What follows belongs to an exercise in optimizing a design on an open flow for small area; a production flow would make more cautious choices. The RTL was checked by simulation tests, not by an equivalence proof against the original design. Some runs may be left out. An edit can pass the tests and still lose a function that they never use.

### Signal wires on met1, run 1

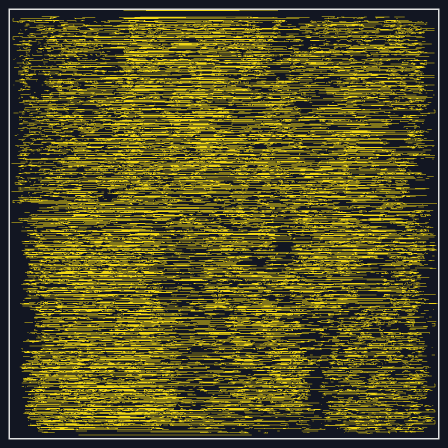
### I/O nets highlighted, run 1

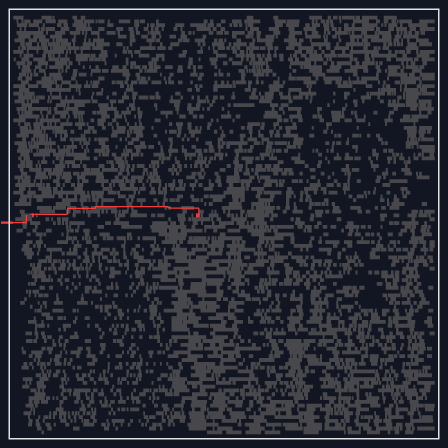
### Metal 2, run 1

Cells faint in the background.
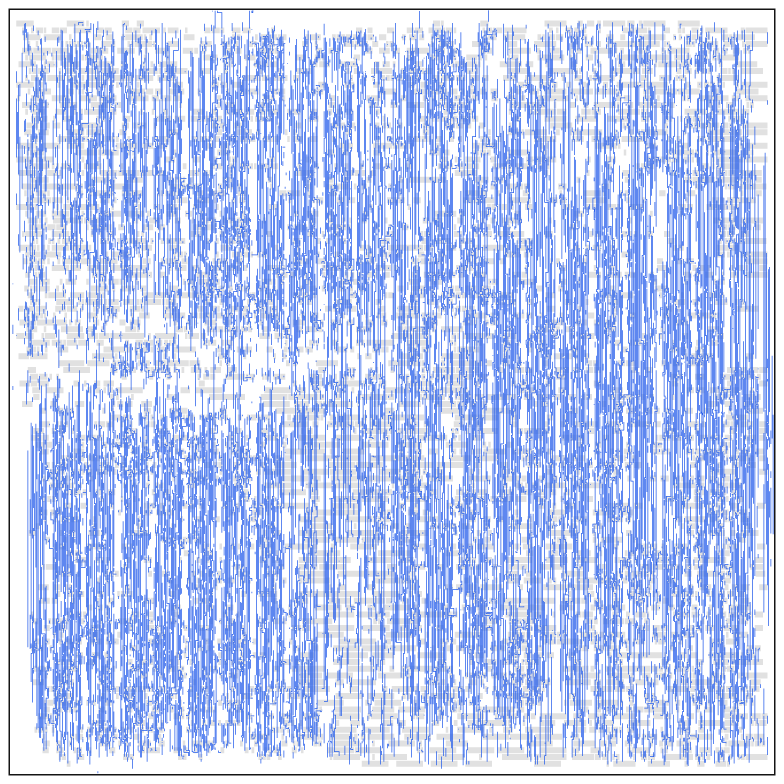
### The clock tree on the layout, run 1

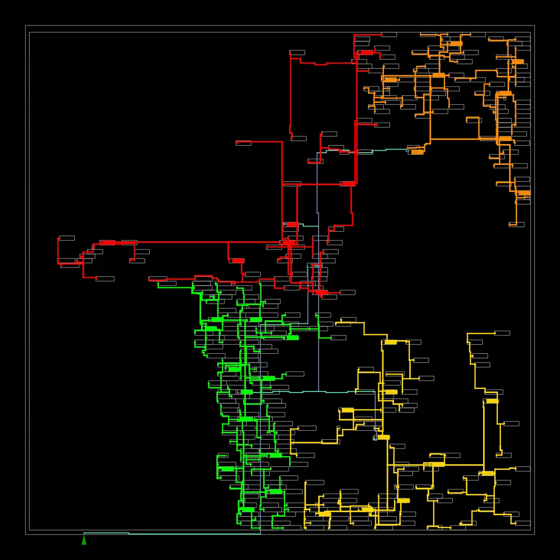
--- flow/design.v: outline only ---
// module HD63701_ALU: 55 lines
// module HD63701_SEQ: 96 lines
// module HD63701_EXEC: 140 lines
// module HD63701_DSEL13: 33 lines
// module HD63701_DSEL8: 23 lines
// module HD63701_MCROM: 902 lines
// module HD63701_MCROM_S0: 857 lines
// module HD63701_MCROM_S1: 857 lines
// module HD63701_MCROM_S2: 857 lines
// module HD63701_MCROM_S3: 857 lines
// module HD63701_MCROM_S4: 857 lines
// module HD63701_MCROM_S5: 857 lines
// module HD63701_MCROM_S6: 857 lines
// module HD63701_MCROM_S7: 857 lines
// module HD63701_MCROM_S8: 857 lines
// module HD63701_MCROM_S9: 857 lines
// module HD63701_Core: 30 lines
module HD63701_Core
(
	input					CLKx2,
	input					RST,
	input					NMI,
	input					IRQ,
	input					IRQ2_TIM,
	input					IRQ2_SCI,
	output 				RW,
	output 	[15:0]	AD,
	output	 [7:0]	DO,
	input     [7:0]	DI
);
  // ...
==> flow/run.sh <==
#!/bin/bash
# synth_recipe.tcl (not shown) runs the flow's synth.tcl, then flattens the netlist and writes it again
# the make line also repeats each setting of config.mk as NAME=value (left out here)
make -C /OpenROAD-flow-scripts/flow DESIGN_CONFIG=/design/flow/config.mk WORK_HOME=/design/flow/orfs CLKGATE_MAP_FILE= SYNTH_SCRIPT=/design/flow/synth_recipe.tcl finish
==> flow/config.mk <==
export PLATFORM = sky130hd
export DESIGN_NAME = HD63701_Core
export DESIGN_NICKNAME = HD63701_Core
export VERILOG_FILES = /design/flow/design.v
export SDC_FILE = /design/flow/constraint.sdc
export NUM_CORES = 4
export LEC_CHECK = 0
export CAP_MARGIN = 20
export CORE_MARGIN = 2
export CORE_UTILIZATION = 40
export SLEW_MARGIN = 20
export SYNTH_MEMORY_MAX_BITS = 65536
==> flow/constraint.sdc <==
create_clock -name core_clock -period 13.0 [get_ports {CLKx2}]
set_input_delay 2.6000 -clock core_clock [delete_from_list [all_inputs] [get_ports {CLKx2}]]
set_output_delay 2.6000 -clock core_clock [all_outputs]
set_load 0.01 [all_outputs]
==> impl_metrics.csv, run 1 <==
group,metric,value,unit
status,outcome,"timing/DRC/antenna clean",
final_layout,buf_share,0.05423,
final_layout,nNetsFinal,5122,
cts,cts.clk_slew.worst_paths,60,ps
synth,ys_types,127,
final_layout,stdcell_count,6067,
grt,grt_pass1_wl,316500,um
synth,synth-simple-area-share,0.2126,
route,drt_iter0_drc,7142,
grt,top_usage_layer,"met2",
final_layout,nClkBuffers,51,
cts,cts_sinks,304,
route,ant_nets,0,
floorplanning,initial_core_util,0.4047,
synth,yosysTopAreaCellShare,0.1159,
cts,post_cts_buffers,0,
grt,grt_max_degree,99,
timing,tightest_slew,1353,ps
timing,finalCritPeriodShare,0.9409,
timing,slew_violations,0,
place,place_area,0.03889,mm2
cts,clockBufferDepth,3,
final_layout,clock_cell_area_share,0.03317,
timing,tns,0,ps
worst_hold_path,hold_class,"reg2reg",
synth,synthTopCellsByCount,"601 x nand2_1, 569 x nor2_1, 475 x a21oi_1",
worst_setup_path,regToRegSetupSlack,770,ps
synth,synth_compound_area_frac,0.3092,
synth,synthCells,4914,
final_layout,largestClassByArea,"multi-input gates",
timing,fmax,81.75,MHz
worst_setup_path,cp_top_family,"compound AO/OA/AOI/OAI gates",
worst_setup_path,r2r_cells,38,
final_layout,final_common_cell,"nand2_1",
floorplanning,fp.dieW,306,um
worst_setup_path,path_depth,38,
route,wl_per_cell,37.05,um
grt,track_usage,0.4696,
cts,ctsResizeCount,0,
cts,cts_tree,"built",
synth,muxShareOfSynthArea,0.02665,
final_layout,fill_cells,9248,
route,drt_pass1_iterations,9,
floorplanning,core_area,0.09015,mm2
route,met1Wirelength,86880,um
synth,synth_xor_area_frac,0.04599,
final_layout,multi_input_area_share,0.6449,
synth,ys_seq_area_frac,0.2269,
timing,holdWs,496.6,ps
floorplanning,n_tap_cell,1176,
grt,gr-total-overflow,0,
About 'Signal wires on met1':
- main direction: horizontal
- longest straight run: 126 um
- share of all routed wire: 39%
- wire length on this layer: 86.9 mm
- nets with wire on the layer: 4841
total wire length: 224800 um
DR vias: 43.05k
M1 GR Usage: 0.6071

About 'I/O nets highlighted':
- red: `IRQ2_TIM` (bits 1; direction input; end cells 2; buffers 1; wire 149 um)
Boundary Pins: 39
# port buffers: 38

About 'Metal 2':
- longest straight run: 132 um
- nets with wire on the layer: 4119
- share of all routed wire: 41%
met2 Usage GRT: 0.6716

About 'The clock tree on the layout':
CTS buffer count: 38
CTS H-Tree Depth: 2

### Metal layers overlaid, run 1

Bar = 100 um.
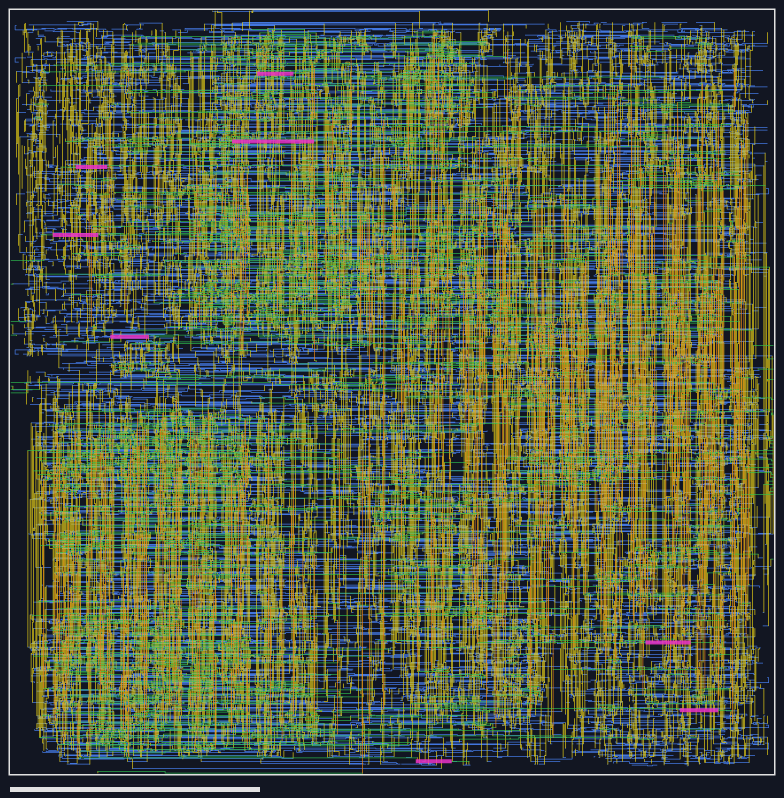

--- run 2: outline of the changes from run 1 ---
flow/design.v: 10707 -> 8472 lines; modules unchanged: 0
  HD63701_Core: edited, 30 -> 8472 lines
  removed: HD63701_ALU, HD63701_SEQ, HD63701_EXEC, HD63701_DSEL13, HD63701_DSEL8, HD63701_MCROM, HD63701_MCROM_S0, HD63701_MCROM_S1, HD63701_MCROM_S2, HD63701_MCROM_S3, HD63701_MCROM_S4, HD63701_MCROM_S5, HD63701_MCROM_S6, HD63701_MCROM_S7, HD63701_MCROM_S8, HD63701_MCROM_S9
--- a/flow/config.mk
+++ b/flow/config.mk
@@ -6,4 +6,5 @@
 export NUM_CORES = 4
 export LEC_CHECK = 0
+export ABC_AREA = 1
 export CAP_MARGIN = 20
 export CORE_MARGIN = 2
### Metal layers overlaid, run 2

Bar = 50 um.
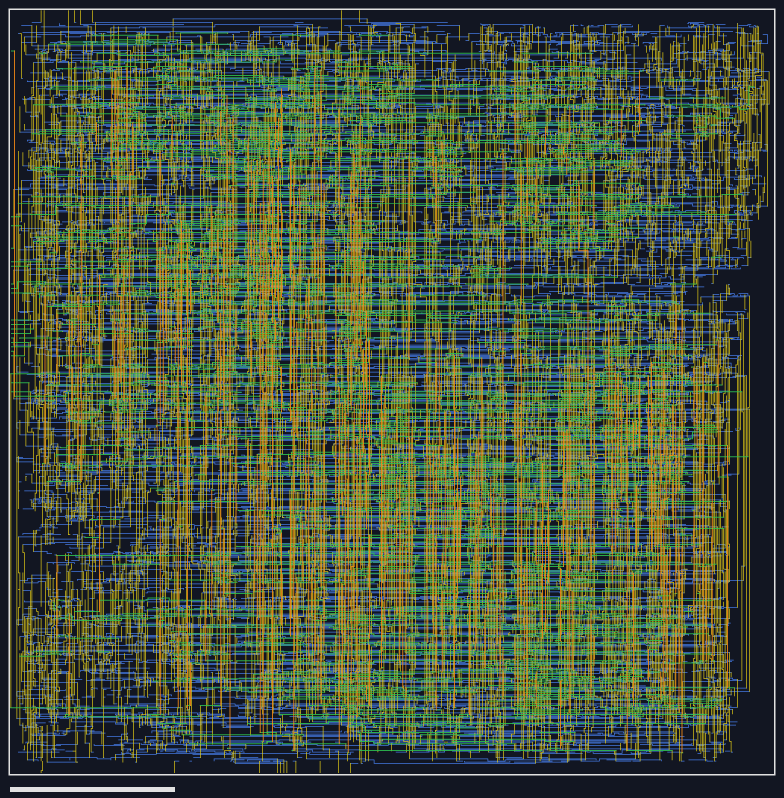
- blue: met1 (wire length 52.6 mm)
- orange: met4 (wire length 9780 um)
- green: met3 (wire length 20.7 mm)
- yellow: met2 (wire length 54.0 mm)
Total GRT Usage: 0.5008
Avg WL per Cell: 28.81 um
total wire length: 137100 um

### I/O nets highlighted, run 2

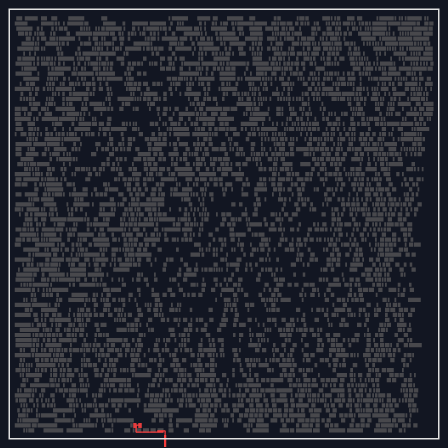
- red: `IRQ2_TIM` (bits 1; direction input; end cells 2; buffers 1; wire 28.4 um)

### Metal 2, run 2

Cells faint in the background.
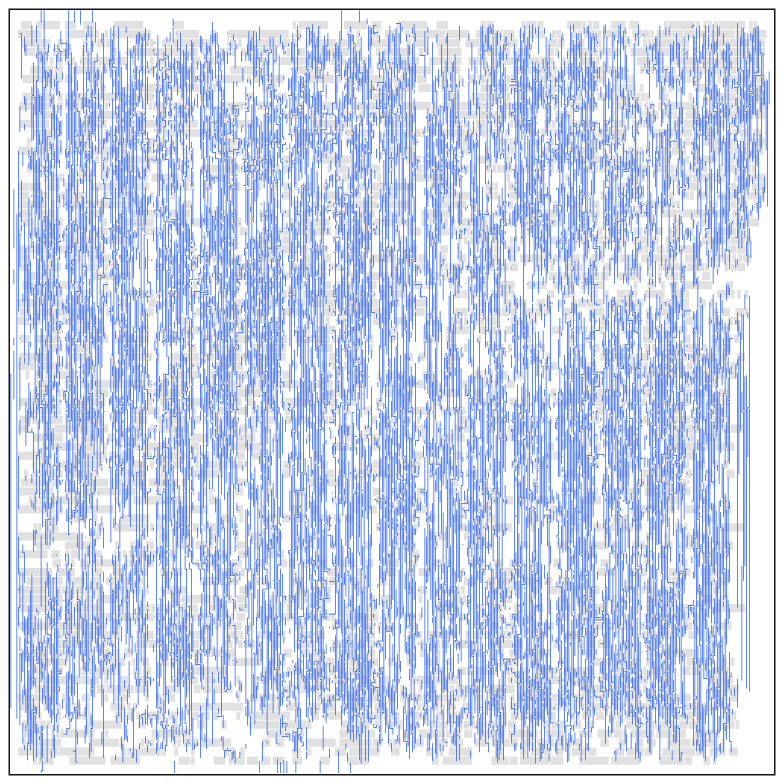
met2 Usage GRT: 0.7116
DR vias: 29.68k

==> run 2 against run 1 <==
  * The layout now fails its checks (setup timing)
  * Sequential share of layout area down 8.6 points
  * Count of clock-buffer cells in the layout is 32 lower
  * Synthesized cell count fell by 33%
  * Via count decreased by 31%
  * Highest routed layer is now met4
==> impl_metrics.csv, run 2 <==
group,metric,value,unit
cts,post_cts_buffers,46,
cts,clockBufferDepth,2,
synth,synth_xor_area_frac,0.01394,
worst_setup_path,path_depth,71,
worst_hold_path,hold_class,"reg2reg",
floorplanning,initial_core_util,0.4043,
route,drt_iter0_drc,5120,
cts,cts_tree,"built",
route,drt_pass1_iterations,7,
synth,yosysMostFrequentCell,"nand2_1",
final_layout,buf_share,0.2321,
final_layout,nNetsFinal,4222,
worst_setup_path,regToRegSetupSlack,-400,ps
floorplanning,ios,39,
floorplanning,fp.dieH,231.7,um
timing,setup_viol,7,
floorplanning,n_tap_cell,680,
floorplanning,core_area,0.05130,mm2
timing,fmax,74.63,MHz
worst_setup_path,cp_top_family,"adder cells",
grt,grt_max_degree,84,
status,failed_checks,"setup timing",
place,place_area,0.02734,mm2
timing,holdWs,498.9,ps
timing,finalWorstSetupSlack,-399.7,ps
synth,synthCells,3288,
timing,slew_violations,0,
synth,ys_types,81,
synth,synth_compound_area_frac,0.2604,
status,outcome,"failed layout checks",
place,port_buffers,38,
place,routabilityCongestion,1.198,
route,ant_nets,0,
worst_setup_path,critical_path_class,"reg2reg",
cts,cts_max_level,4,
synth,muxShareOfSynthArea,0.0005430,
synth,yosysTopAreaCellShare,0.1544,
final_layout,largestClassByArea,"multi-input gates",
synth,synth_edf_count,6,
final_layout,multi_input_area_share,0.5281,
synth,synth_top_family_by_area,"simple AND/OR/NAND/NOR gates",
cts,cts_made_buffers,17,
final_layout,fill_cells,5119,
timing,finalCritPeriodShare,1.031,
grt,use_met1,0.6697,
floorplanning,fp.dieW,231.7,um
final_layout,finish.instance_area,0.02987,mm2
route,met1Wirelength,52640,um
final_layout,stdcell_count,4760,
grt,grt_pass1_wl,193800,um
grt,top_usage_layer,"met2",
route,met2WireLength,53960,um
cts,ctsResizeCount,183,
timing,hold_viol,0,
timing,tightest_slew,1144,ps
synth,synthTopCellsByCount,"670 x nand2_1, 482 x inv_1, 345 x nor2_1",
final_layout,nClkBuffers,19,
final_layout,final_common_cell,"buf_4",
timing,relSlewSlack,0.2373,
final_layout,clock_cell_area_share,0.02040,
final_layout,multi_input_area,0.01577,mm2
worst_setup_path,r2r_cells,71,
cts,cts.clk_slew.worst_paths,70,ps
timing,tns,-972.8,ps
grt,gr-total-overflow,0,
grt,use_met3,0.1644,
cts,root_buffer,"clkbuf_16",
cts,cts_sinks,143,
synth,ys_seq_area_frac,0.1721,
final_layout,diodes,2,
worst_setup_path,crit_top_cell,"fa_2",
synth,synth-simple-area-share,0.3153,
==> run 3: too many edits to list; what changed since run 2 <==
flow/design.v: 8472 -> 8193 lines; modules unchanged: 0
  HD63701_Core: edited, 8472 -> 8193 lines
--- a/flow/config.mk
+++ b/flow/config.mk
@@ -7,5 +7,5 @@
 export LEC_CHECK = 0
 export ABC_AREA = 1
-export CAP_MARGIN = 20
+export CAP_MARGIN = 30
 export CORE_MARGIN = 2
 export CORE_UTILIZATION = 40
### Metal layers overlaid, run 3

Bar = 50 um.
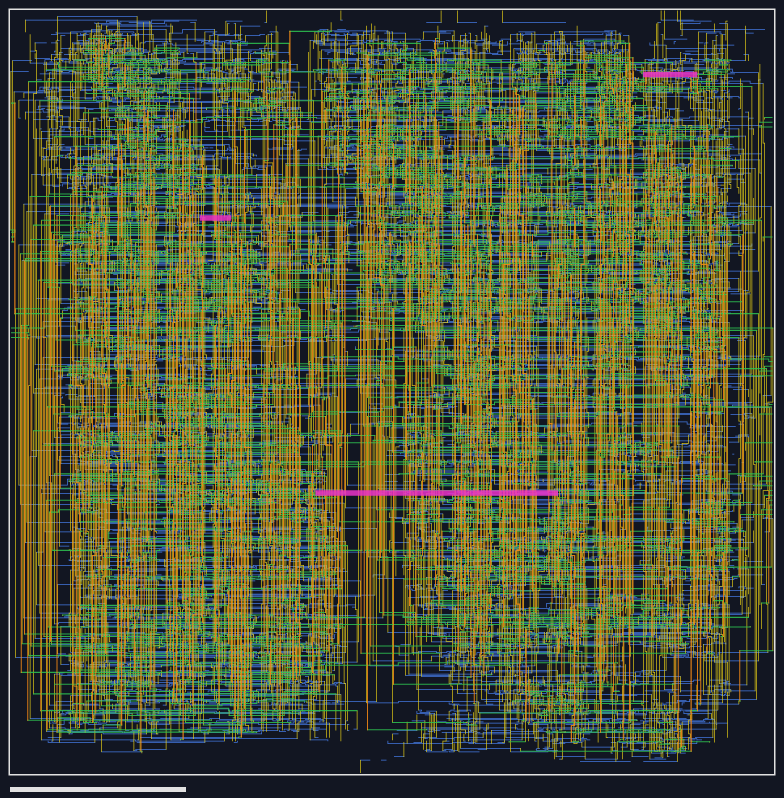
- yellow: met2 (wire length 53.4 mm)
- green: met3 (wire length 21.3 mm)
- magenta: met5 (wire length 88.5 um)
- orange: met4 (wire length 18300 um)
- blue: met1 (wire length 39.9 mm)
DR vias: 26.23k
total wire length: 132900 um
Avg WL per Cell: 37.01 um
Total GRT Usage: 0.5618

### The clock tree on the layout, run 3

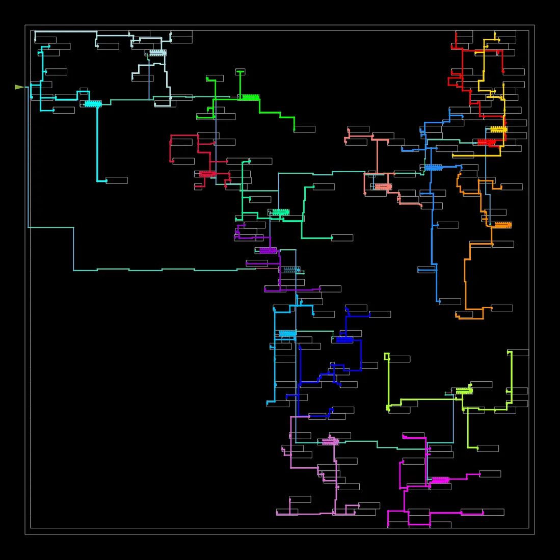
CTS buffer count: 17
clk sink count: 154

==> run 3 against run 2 <==
  * The run now finishes clean
  * Worst setup slack improved by 2000 ps
  * Routed wire length fell by 3.1%
  * Maximum frequency rose by 18%
  * Die area is 12% lower
  * Utilization decreased by 14 points
  * Count of clock-buffer cells in the layout shrank 1
  * Sequential share of layout area increased by 6.6 points
  * Clock skew about the same
  * Largest cell class unchanged
  * Highest routed layer is now met5
==> impl_metrics.csv, run 3 <==
group,metric,value,unit
place,port_buffers,38,
timing,hold_viol,0,
cts,ctsResizeCount,0,
timing,finalCritPeriodShare,0.8734,
synth,synthTopCellsByCount,"542 x nand2_1, 459 x inv_1, 327 x nor2_1",
grt,antenna_found_initial,16,
timing,setup_viol,0,
synth,yosysTopAreaCellShare,0.1706,
floorplanning,ios,39,
worst_setup_path,regToRegSetupSlack,3100,ps
grt,use_met1,0.5567,
final_layout,buf_share,0.03971,
place,routabilityCongestion,1.203,
worst_hold_path,hold_class,"reg2reg",
timing,relSlewSlack,0.1517,
synth,ys_types,75,
final_layout,largestClassByArea,"multi-input gates",
timing,tns,0,ps
route,drt_pass1_iterations,14,
grt,top_usage_layer,"met2",
timing,slew_violations,0,
final_layout,nClkBuffers,18,
worst_setup_path,cp_top_family,"adder cells",
synth,yosysMostFrequentCell,"nand2_1",
synth,synth_xor_area_frac,0.01348,
route,ant_nets,0,
final_layout,stdcell_count,3591,
place,place_area,0.01930,mm2
cts,cts.clk_slew.worst_paths,80,ps
synth,ys_seq_area_frac,0.2051,
timing,tightest_slew,1253,ps
synth,synthCells,2938,
synth,synth_compound_area_frac,0.2963,
grt,grt_pass1_wl,187300,um
cts,post_cts_buffers,0,
synth,muxShareOfSynthArea,0,
cts,clockBufferDepth,2,
route,met2WireLength,53400,um
final_layout,clock_cell_area_share,0.02960,
grt,use_met3,0.3156,
route,met1Wirelength,39850,um
final_layout,multi_input_area,0.01222,mm2
grt,grt_max_degree,74,
synth,synth_edf_count,2,
status,outcome,"timing/DRC/antenna clean",
synth,synth-simple-area-share,0.3026,
floorplanning,fp.dieW,217.2,um
timing,finalWorstSetupSlack,1646,ps
timing,skew,15.14,ps
floorplanning,initial_core_util,0.4033,
cts,root_buffer,"clkbuf_16",
final_layout,multi_input_area_share,0.6101,
final_layout,nNonClkInverters,509,
worst_setup_path,critical_path_class,"reg2out",
floorplanning,core_area,0.04509,mm2
final_layout,nNetsFinal,3057,
floorplanning,fp.dieH,217.2,um
cts,cts_max_level,4,
final_layout,diodes,9,
grt,use_met2,0.8053,
grt,gr-total-overflow,0,
cts,cts_tree,"built",
final_layout,finish.instance_area,0.02004,mm2
final_layout,final_common_cell,"nand2_1",
floorplanning,n_tap_cell,600,
timing,fin_crit,11350,ps
timing,fmax,88.07,MHz
grt,grt_pass1_vias,24850,
synth,synth-main-ff-cell,"dfrtp_1",
route,drt_iter0_drc,5621,
worst_setup_path,crit_top_cell,"fa_1",
### I/O nets highlighted, run 3

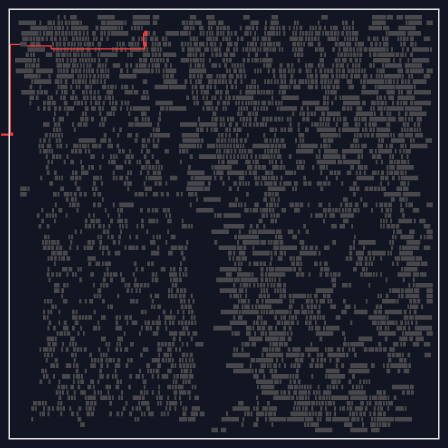
- red: `IRQ2_TIM` (bits 1; direction input; end cells 2; buffers 1; wire 125 um)

==> run 4, diff against run 3 <==
--- a/flow/config.mk
+++ b/flow/config.mk
@@ -8,6 +8,6 @@
 export ABC_AREA = 1
 export CAP_MARGIN = 30
 export CORE_MARGIN = 2
-export CORE_UTILIZATION = 40
+export CORE_UTILIZATION = 55
 export SLEW_MARGIN = 20
 export SYNTH_MEMORY_MAX_BITS = 65536
==> run 4 against run 3 <==
  * The flow now stops in global routing
  * Synthesized cell count unchanged
  * Area after synthesis unchanged
==> impl_metrics.csv, run 4 <==
group,metric,value,unit
status,outcome,"stopped before the end",
status,lastStage,"global routing",
status,error_line,"[ERROR GRT-0116] Global routing finished with congestion. Check the congestion regions in the DRC Viewer.",
cts,cts_sinks,154,
floorplanning,initial_core_util,0.5590,
synth,synth_fa_ha_area_frac,0.05793,
cts,ctsResizeCount,0,
synth,yosys_warnings,1,
place,dp_hpwl,79970,um
synth,synth-main-ff-cell,"dfrtp_1",
synth,synthCells,2938,
floorplanning,fp-row-count,66,
synth,yosysMostFrequentCell,"nand2_1",
cts,cts_max_level,4,
synth,ys_seq_area_frac,0.2051,
cts,root_buffer,"clkbuf_16",
synth,synth_xor_area_frac,0.01348,
synth,synthTopCellsByArea,"dfrtp_1 17%, nand2_1 11%, inv_1 9.5%",
floorplanning,fp.dieH,185.8,um
place,post-place-ws,2406,ps
grt,grt_max_degree,71,
floorplanning,ios,39,
place,port_buffers,38,
floorplanning,fp.dieW,185.8,um
synth,synth_compound_area_frac,0.2963,
place,routabilityCongestion,1.358,
synth,synthTopCellsByCount,"542 x nand2_1, 459 x inv_1, 327 x nor2_1",
synth,avgSynthCellArea,6.190,um2
place,placed_cells,3375,
cts,hold_buffers,0,
synth,yosysTopAreaCellShare,0.1706,
synth,synth-simple-area-share,0.3026,
synth,synth_edf_count,2,
synth,ys_types,75,
synth,synth_nets,3026,
synth,muxShareOfSynthArea,0,
synth,netlist_area,0.01819,mm2
synth,synth_top_area_cell,"dfrtp_1",
place,place_area,0.01903,mm2
synth,synthArstFlopShare,0.8117,
cts,cts_made_buffers,17,
cts,clockBufferDepth,2,
cts,post_cts_buffers,0,
synth,synth_top_family_by_area,"simple AND/OR/NAND/NOR gates",
synth,synth_seq_cells,154,
==> run 5, diff against run 4 <==
==> flow/flow/run.sh (new file) <==
#!/bin/bash
# Own flow: the standard layout (standard.sh) with three changes:
#  - the combinational cells of the standard synthesis are re-mapped with
#    ABC's area mapper (flow/remap.sh); every flip-flop of the standard
#    synthesis is kept as it is (same instances, names and cell types) and
#    its output net keeps its name (flow/fixq.py);
#  - the port buffers that placement puts on every input and output are
#    sky130_fd_sc_hd__buf_1;
#  - clock tree synthesis uses sky130_fd_sc_hd__clkbuf_8 and no dummy loads.
# Each tool's output goes to a log file in this folder.
set -euo pipefail
R=orfs/results/sky130hd/HD63701_Core/base
LIB=${FLOW_HOME:-/OpenROAD-flow-scripts/flow}/platforms/sky130hd/lib/sky130_fd_sc_hd__tt_025C_1v80.lib
cat >> config.mk <<'EOC'
export BUFFER_PORTS_ARGS = -buffer_cell sky130_fd_sc_hd__buf_1
export CTS_ARGS = -sink_clustering_enable -repair_clock_nets -buf_list sky130_fd_sc_hd__clkbuf_8 -dont_use_dummy_load
EOC
bash standard.sh synth > standard_synth.log 2>&1
cp $R/1_2_yosys.v standard_1_2_yosys.v.log
bash flow/remap.sh $R/1_2_yosys.v remap_raw.v "$LIB" > remap.log 2>&1
python3 flow/fixq.py $R/1_2_yosys.v remap_raw.v remapped.v > fixq.log 2>&1
cp remapped.v $R/1_2_yosys.v
rm -f $R/1_synth.odb $R/1_synth.sdc
bash standard.sh > standard_finish.log 2>&1
==> flow/flow/fixq.py (new file) <==
#!/usr/bin/env python3
# usage: fixq.py orig.v remapped.v out.v
# Gives every flip-flop's output net in the remapped netlist the name it had
# in the original netlist (flip-flop instance names are already the same).
import re, sys
def flops(txt):
    d={}
    for m in re.finditer(r'(sky130_fd_sc_hd__(?:df|edf)\w*)\s+(\S+)\s*\((.*?)\);', txt, re.S):
        pins=dict((p,n) for p,n in re.findall(r'\.(\w+)\(([^()]*)\)', m.group(3)))
        d[m.group(2)]=(m.group(1), pins)
    return d
a=open(sys.argv[1]).read(); b=open(sys.argv[2]).read()
fa=flops(a); fb=flops(b)
assert set(fa)==set(fb), 'flop sets differ'
ren={}
for k in fa:
    assert fa[k][0]==fb[k][0], 'cell type differs for '+k
    for pin in ('Q','Q_N'):
        if pin in fa[k][1]:
            qa=fa[k][1][pin].strip(); qb=fb[k][1][pin].strip()
            if qa!=qb: ren[qb]=qa
def tok(n): return n+' ' if n.startswith('\\') else n
for qb,qa in ren.items():
    if re.search(re.escape(tok(qa)), b): print('warning: name in use', qa)
for qb,qa in ren.items():
    if qb.startswith('\\'):
        b=b.replace(qb+' ', qa+(' ' if qa.startswith('\\') else ''))
    else:
        b=re.sub(r'(?<![\w$\\])'+re.escape(qb)+r'(?![\w$])', qa, b)
open(sys.argv[3],'w').write(b)
print('renamed', len(ren), 'flop outputs')
==> flow/flow/remap.sh (new file) <==
#!/bin/bash
# usage: remap.sh in.v out.v LIB
# Re-maps the combinational cells of the standard synthesis netlist with
# ABC's area mapper (strash; dch -f; map -a).  Flip-flop cells and their
# instance names are kept exactly as the standard synthesis made them.
set -euo pipefail
IN=$1; OUT=$2; LIB=$3
YOSYS=$(command -v yosys || echo /OpenROAD-flow-scripts/tools/install/yosys/bin/yosys)
DONT="-dont_use sky130_fd_sc_hd__probe_p_8 -dont_use sky130_fd_sc_hd__probec_p_8 -dont_use sky130_fd_sc_hd__lpflow_*"
printf "strash\ndch -f\nmap -a\ntopo\n" > $OUT.abc
$YOSYS -l $OUT.yosys.log -p "
read_liberty -ignore_miss_func $LIB
read_verilog $IN
hierarchy -top HD63701_Core
blackbox sky130_fd_sc_hd__df* sky130_fd_sc_hd__edf*
flatten
opt -purge
abc -liberty $LIB $DONT -script $OUT.abc
opt_clean -purge
hilomap -singleton -hicell sky130_fd_sc_hd__conb_1 HI -locell sky130_fd_sc_hd__conb_1 LO
insbuf -buf sky130_fd_sc_hd__buf_4 A X
splitnets
opt_clean -purge
stat -liberty $LIB
write_verilog -noattr -nohex -nodec $OUT
" > /dev/null
==> flow/standard.sh (new file) <==
#!/bin/bash
# synth_recipe.tcl (not shown) runs the flow's synth.tcl, then flattens the netlist and writes it again
# the make line also repeats each setting of config.mk as NAME=value (left out here)
make -C /OpenROAD-flow-scripts/flow DESIGN_CONFIG=/design/flow/config.mk WORK_HOME=/design/flow/orfs CLKGATE_MAP_FILE= SYNTH_SCRIPT=/design/flow/synth_recipe.tcl "${@:-finish}"
--- a/flow/config.mk
+++ b/flow/config.mk
@@ -8,6 +8,8 @@
 export ABC_AREA = 1
 export CAP_MARGIN = 30
 export CORE_MARGIN = 2
-export CORE_UTILIZATION = 55
+export CORE_UTILIZATION = 40
 export SLEW_MARGIN = 20
 export SYNTH_MEMORY_MAX_BITS = 65536
+export BUFFER_PORTS_ARGS = -buffer_cell sky130_fd_sc_hd__buf_1
+export CTS_ARGS = -sink_clustering_enable -repair_clock_nets -buf_list sky130_fd_sc_hd__clkbuf_8 -dont_use_dummy_load
removed: flow/run.sh
### Signal wires on met1, run 5

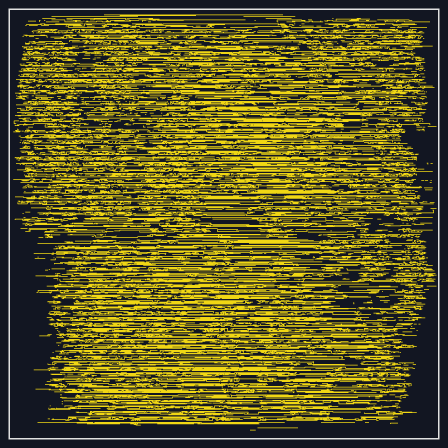
- share of all routed wire: 37%
- nets with wire on the layer: 2891
DR vias: 26.40k
M1 GR Usage: 0.6859
total wire length: 123400 um

### Metal 2, run 5

Cells faint in the background.
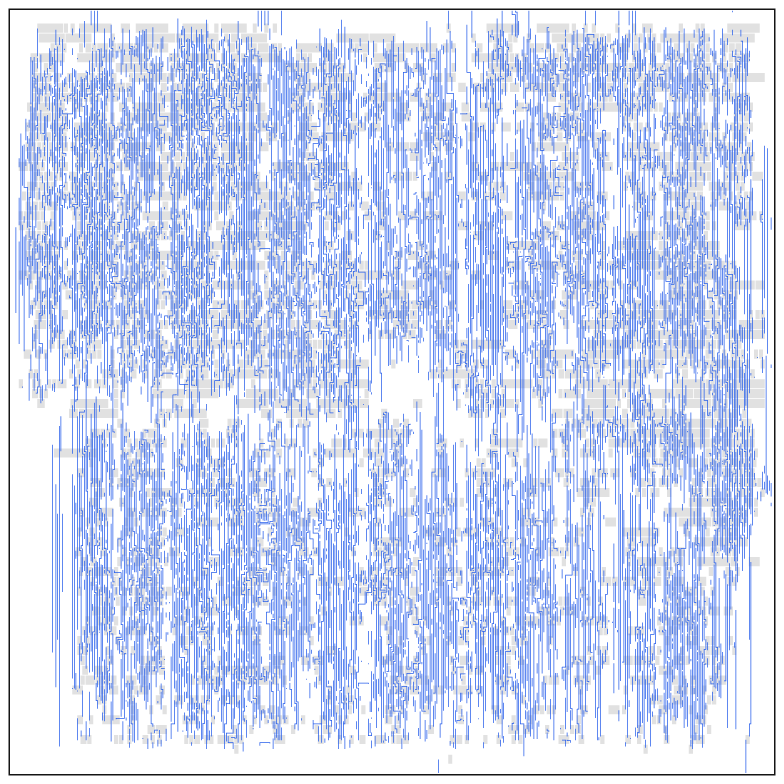
met2 Usage GRT: 0.6692

==> run 5 against run 4 <==
  * Now clean on timing, DRC and antenna
  * Synthesized cell count is 2.2% lower
  * Area after synthesis is 6.3% lower
==> impl_metrics.csv, run 5 <==
group,metric,value,unit
route,top_layer,"met5",
timing,setup_viol,0,
synth,synthCells,2874,
synth,avgSynthCellArea,5.926,um2
timing,fmax,98.49,MHz
final_layout,final_common_cell,"nor2_1",
grt,antenna_found_initial,7,
final_layout,seq_cells,154,
route,met1Wirelength,46020,um
final_layout,layout_common_cells,"572 x nor2_1, 535 x clkinv_1, 348 x nand2_1",
place,place_area,0.01848,mm2
route,vias_per_cell,7.409,
floorplanning,fp-row-count,75,
worst_setup_path,crit_path_start_kind,"flip-flop",
cts,ctsResizeCount,0,
floorplanning,dieArea,0.04425,mm2
cts,hold_buffers,0,
timing,hold_viol,0,
worst_setup_path,critical_path_class,"reg2out",
cts,cts_max_level,4,
place,routabilityCongestion,1.256,
worst_setup_path,critical-path-max-stage-delay,650,ps
worst_setup_path,critPathMaxFanout,14,
synth,yosys_warnings,1,
timing,fin_crit,10150,ps
grt,track_usage,0.5400,
worst_setup_path,path_depth,40,
floorplanning,fp.dieW,210.4,um
place,dp_hpwl,97730,um
timing,tightest_slew,1189,ps
worst_hold_path,worst_hold_path.num_cells,2,
place,port_buffers,38,
final_layout,diodes,14,
status,outcome,"timing/DRC/antenna clean",
grt,top_usage_layer,"met1",
final_layout,seq_share,0.1987,
final_layout,multi_input_area_share,0.6035,
place,post-place-ws,3130,ps
final_layout,area.sequential,0.003731,mm2
final_layout,drive_gt1_frac,0.04252,
timing,holdWs,535.3,ps
final_layout,fill_cells,4510,
final_layout,utilization,0.4476,
worst_setup_path,required,10400,ps
cts,cts_sinks,154,
worst_setup_path,cp-end-kind,"output port",
grt,use_met3,0.3732,
place,placed_cells,3530,
final_layout,finish.instance_area,0.01878,mm2
timing,relSlewSlack,0.2054,
synth,synth_nets,2888,
floorplanning,core_area,0.04195,mm2
route,met2WireLength,42450,um
final_layout,n_all_buffers,119,
floorplanning,initial_core_util,0.4061,
route,drc,0,
final_layout,area_growth,10.23,%
cts,root_buffer,"clkbuf_8",
worst_setup_path,worst_ep_arrival_time,7550,ps
worst_setup_path,r2r_cells,50,
final_layout,nMultiInputCombCells,2184,
grt,grt_pass1_wl,170300,um
cts,post_cts_buffers,0,
floorplanning,ios,39,
floorplanning,fp.dieH,210.4,um
cts,insertion_delay,520,ps
final_layout,nNetsFinal,3026,
worst_hold_path,hold_class,"reg2reg",
grt,gr-total-overflow,0,
final_layout,stdcell_count,3563,
synth,netlist_area,0.01703,mm2
worst_setup_path,cp_top_family,"simple AND/OR/NAND/NOR gates",
final_layout,nNonClkInverters,536,
worst_setup_path,crit_buf_inv,9,
cts,cts_tree,"built",
cts,cts.clk_slew.worst_paths,80,ps
cts,clockBufferDepth,2,
grt,grt_max_degree,67,
cts,cts_made_buffers,17,
### I/O nets highlighted, run 5

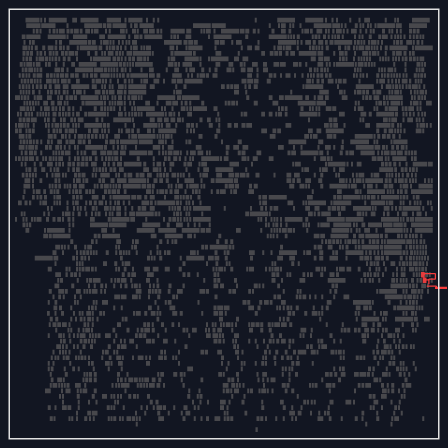
- red: `IRQ2_TIM` (bits 1; direction input; end cells 2; buffers 1; wire 23.2 um)

==> run 6, diff against run 5 <==
--- a/flow/flow/run.sh
+++ b/flow/flow/run.sh
@@ -1,7 +1,7 @@
 #!/bin/bash
 # Own flow: the standard layout (standard.sh) with three changes:
 #  - the combinational cells of the standard synthesis are re-mapped with
-#    ABC's area mapper (flow/remap.sh); every flip-flop of the standard
+#    ABC's &nf mapper with area recovery (flow/remap.sh); every flip-flop of the standard
 #    synthesis is kept as it is (same instances, names and cell types) and
 #    its output net keeps its name (flow/fixq.py);
 #  - the port buffers that placement puts on every input and output are
--- a/flow/flow/remap.sh
+++ b/flow/flow/remap.sh
@@ -1,13 +1,13 @@
 #!/bin/bash
 # usage: remap.sh in.v out.v LIB
 # Re-maps the combinational cells of the standard synthesis netlist with
-# ABC's area mapper (strash; dch -f; map -a).  Flip-flop cells and their
+# ABC's &nf mapper with area recovery, twice over.  Flip-flop cells and their
 # instance names are kept exactly as the standard synthesis made them.
 set -euo pipefail
 IN=$1; OUT=$2; LIB=$3
 YOSYS=$(command -v yosys || echo /OpenROAD-flow-scripts/tools/install/yosys/bin/yosys)
 DONT="-dont_use sky130_fd_sc_hd__probe_p_8 -dont_use sky130_fd_sc_hd__probec_p_8 -dont_use sky130_fd_sc_hd__lpflow_*"
-printf "strash\ndch -f\nmap -a\ntopo\n" > $OUT.abc
+printf "&get -n\n&dch -f\n&nf -R 1000\n&put\nstrash\n&get -n\n&dch -f\n&nf -R 1000\n&put\ntopo\n" > $OUT.abc
 $YOSYS -l $OUT.yosys.log -p "
 read_liberty -ignore_miss_func $LIB
 read_verilog $IN
--- a/flow/config.mk
+++ b/flow/config.mk
@@ -8,7 +8,8 @@
 export ABC_AREA = 1
 export CAP_MARGIN = 30
 export CORE_MARGIN = 2
-export CORE_UTILIZATION = 40
+export CORE_UTILIZATION = 35
+export PLACE_DENSITY = 0.42
 export SLEW_MARGIN = 20
 export SYNTH_MEMORY_MAX_BITS = 65536
 export BUFFER_PORTS_ARGS = -buffer_cell sky130_fd_sc_hd__buf_1
==> run 6 against run 5 <==
  * Count of clock-buffer cells in the layout unchanged
  * Cell count shrank 11%
  * Still clean on timing, DRC and antenna
  * Worst setup slack worse by 560 ps
  * Die area is 8.3% higher
==> impl_metrics.csv, run 6 <==
group,metric,value,unit
cts,cts.clk_slew.worst_paths,100,ps
worst_setup_path,crit_path_start_kind,"input pin",
timing,tightest_slew,1057,ps
final_layout,area_growth,13.26,%
final_layout,finish.instance_area,0.01831,mm2
floorplanning,fp.dieH,218.9,um
cts,cts_made_buffers,17,
final_layout,layout_common_cells,"394 x nand2_1, 339 x nor2_1, 238 x o21ai_0",
status,outcome,"timing/DRC/antenna clean",
grt,use_met3,0.1928,
route,drc,0,
route,met1Wirelength,39840,um
cts,ctsResizeCount,0,
synth,synth_nets,2408,
route,top_layer,"met5",
grt,antenna_found_initial,14,
worst_hold_path,hold_class,"reg2reg",
grt,gr-total-overflow,0,
synth,yosys_warnings,1,
final_layout,utilization,0.4026,
route,vias_per_cell,7.640,
final_layout,nNonClkInverters,54,
worst_setup_path,cp_top_family,"compound AO/OA/AOI/OAI gates",
cts,post_cts_buffers,0,
final_layout,diodes,11,
synth,synthCells,2394,
place,port_buffers,38,
final_layout,n_all_buffers,150,
timing,fmax,93.37,MHz
final_layout,area.sequential,0.003731,mm2
worst_setup_path,path_depth,39,
floorplanning,core_area,0.04548,mm2
cts,clockBufferDepth,2,
place,dp_hpwl,88970,um
grt,top_usage_layer,"met2",
final_layout,nNetsFinal,2577,
timing,hold_viol,0,
worst_setup_path,critical-path-max-stage-delay,850,ps
timing,relSlewSlack,0.2768,
final_layout,final_common_cell,"nand2_1",
timing,holdWs,574.8,ps
worst_setup_path,critical_path_class,"in2reg",
worst_setup_path,required,13460,ps
grt,grt_pass1_wl,172000,um
grt,use_met1,0.5453,
cts,hold_buffers,0,
cts,cts_sinks,154,
final_layout,stdcell_count,3172,
synth,netlist_area,0.01617,mm2
final_layout,drive_gt1_frac,0.06130,
route,met2WireLength,51590,um
worst_hold_path,worst_hold_path.num_cells,2,
worst_setup_path,r2r_cells,44,
worst_setup_path,crit_buf_inv,2,
### Metal 2, run 6

Cells faint in the background.
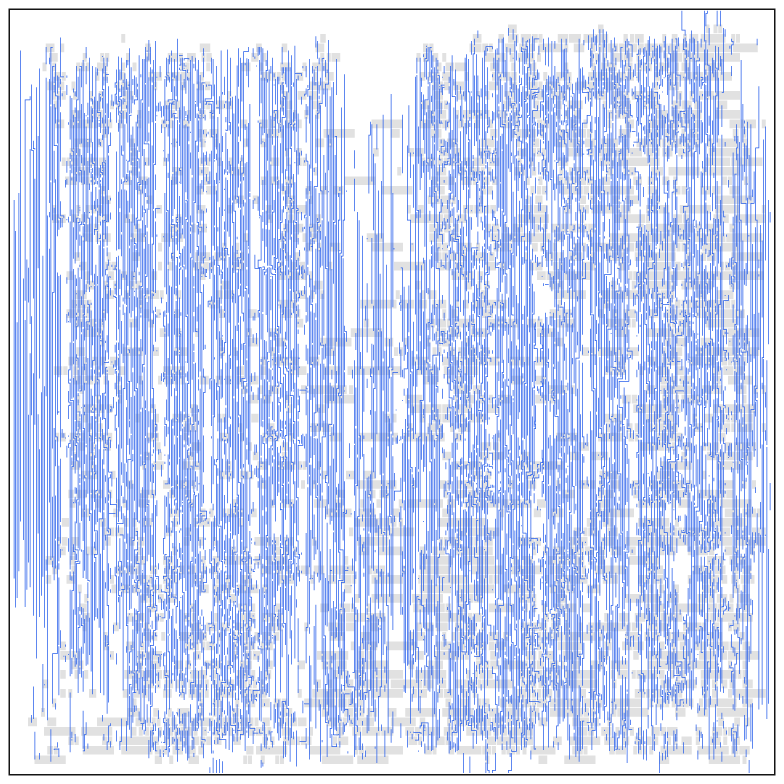
total wire length: 121900 um
DR vias: 24.23k
met2 Usage GRT: 0.7671

### The clock tree on the layout, run 6

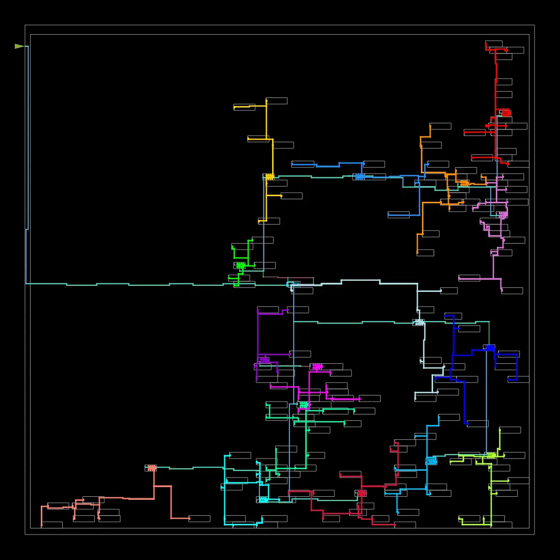
Seq Cell Count: 154
Root Buffer: clkbuf_8

### Metal layers overlaid, run 6

Bar = 50 um.
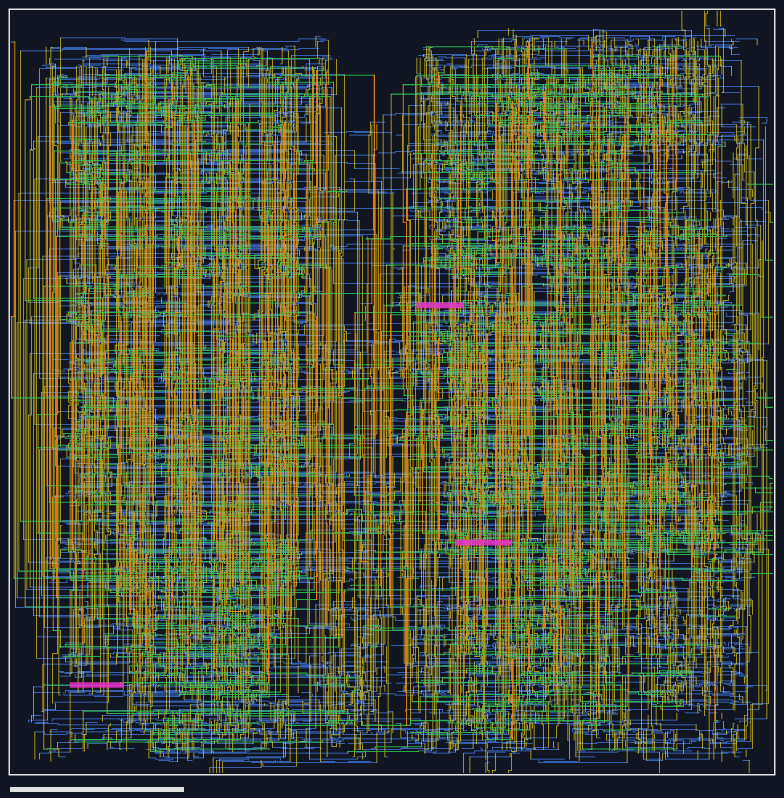
- yellow: met2 (wire length 51.6 mm)
- green: met3 (wire length 16200 um)
- blue: met1 (wire length 39.8 mm)
- orange: met4 (wire length 14300 um)
- magenta: met5 (wire length 40.5 um)
Total GRT Usage: 0.5049
Avg WL per Cell: 38.43 um

port drivers added, routing unchanged:
How much do the figures lean on ideal ports? The routed layouts below were timed once more, with nothing changed but the port constraints. Step 1, drivers: a clkbuf_16 drives CLKx2 and a buf_2 each remaining input, both assumed. Step 2 adds t to the input delays and takes it off the output delays; t is the mean of the earliest and latest rising clock arrival at the registers after step 1. Input paths then give back, and output paths get back, about the clock's delay inside the block. a / b / c = ideal ports / drivers / drivers and shift; a / b = the first two.
run	t (ns)	setup WS [ns]	clock arrival spread, ns	worst slew at a driven data input, ns
run 1	0.660	0.768 / 0.768 / 0.768	0.036 / 0.036	0.04
run 2	0.512	-0.400 / -0.400 / -0.723	0.015 / 0.015	0.04
run 3	0.550	1.646 / 1.587 / 2.137	0.015 / 0.015	0.07
run 5	0.550	2.846 / 2.801 / 2.761	0.036 / 0.036	0.03
run 6	0.607	2.290 / 2.318 / 1.711	0.040 / 0.041	0.04
The setup slack of run 6, which loses most, moves by +0.028 ns with the drivers and by -0.579 ns with both steps.
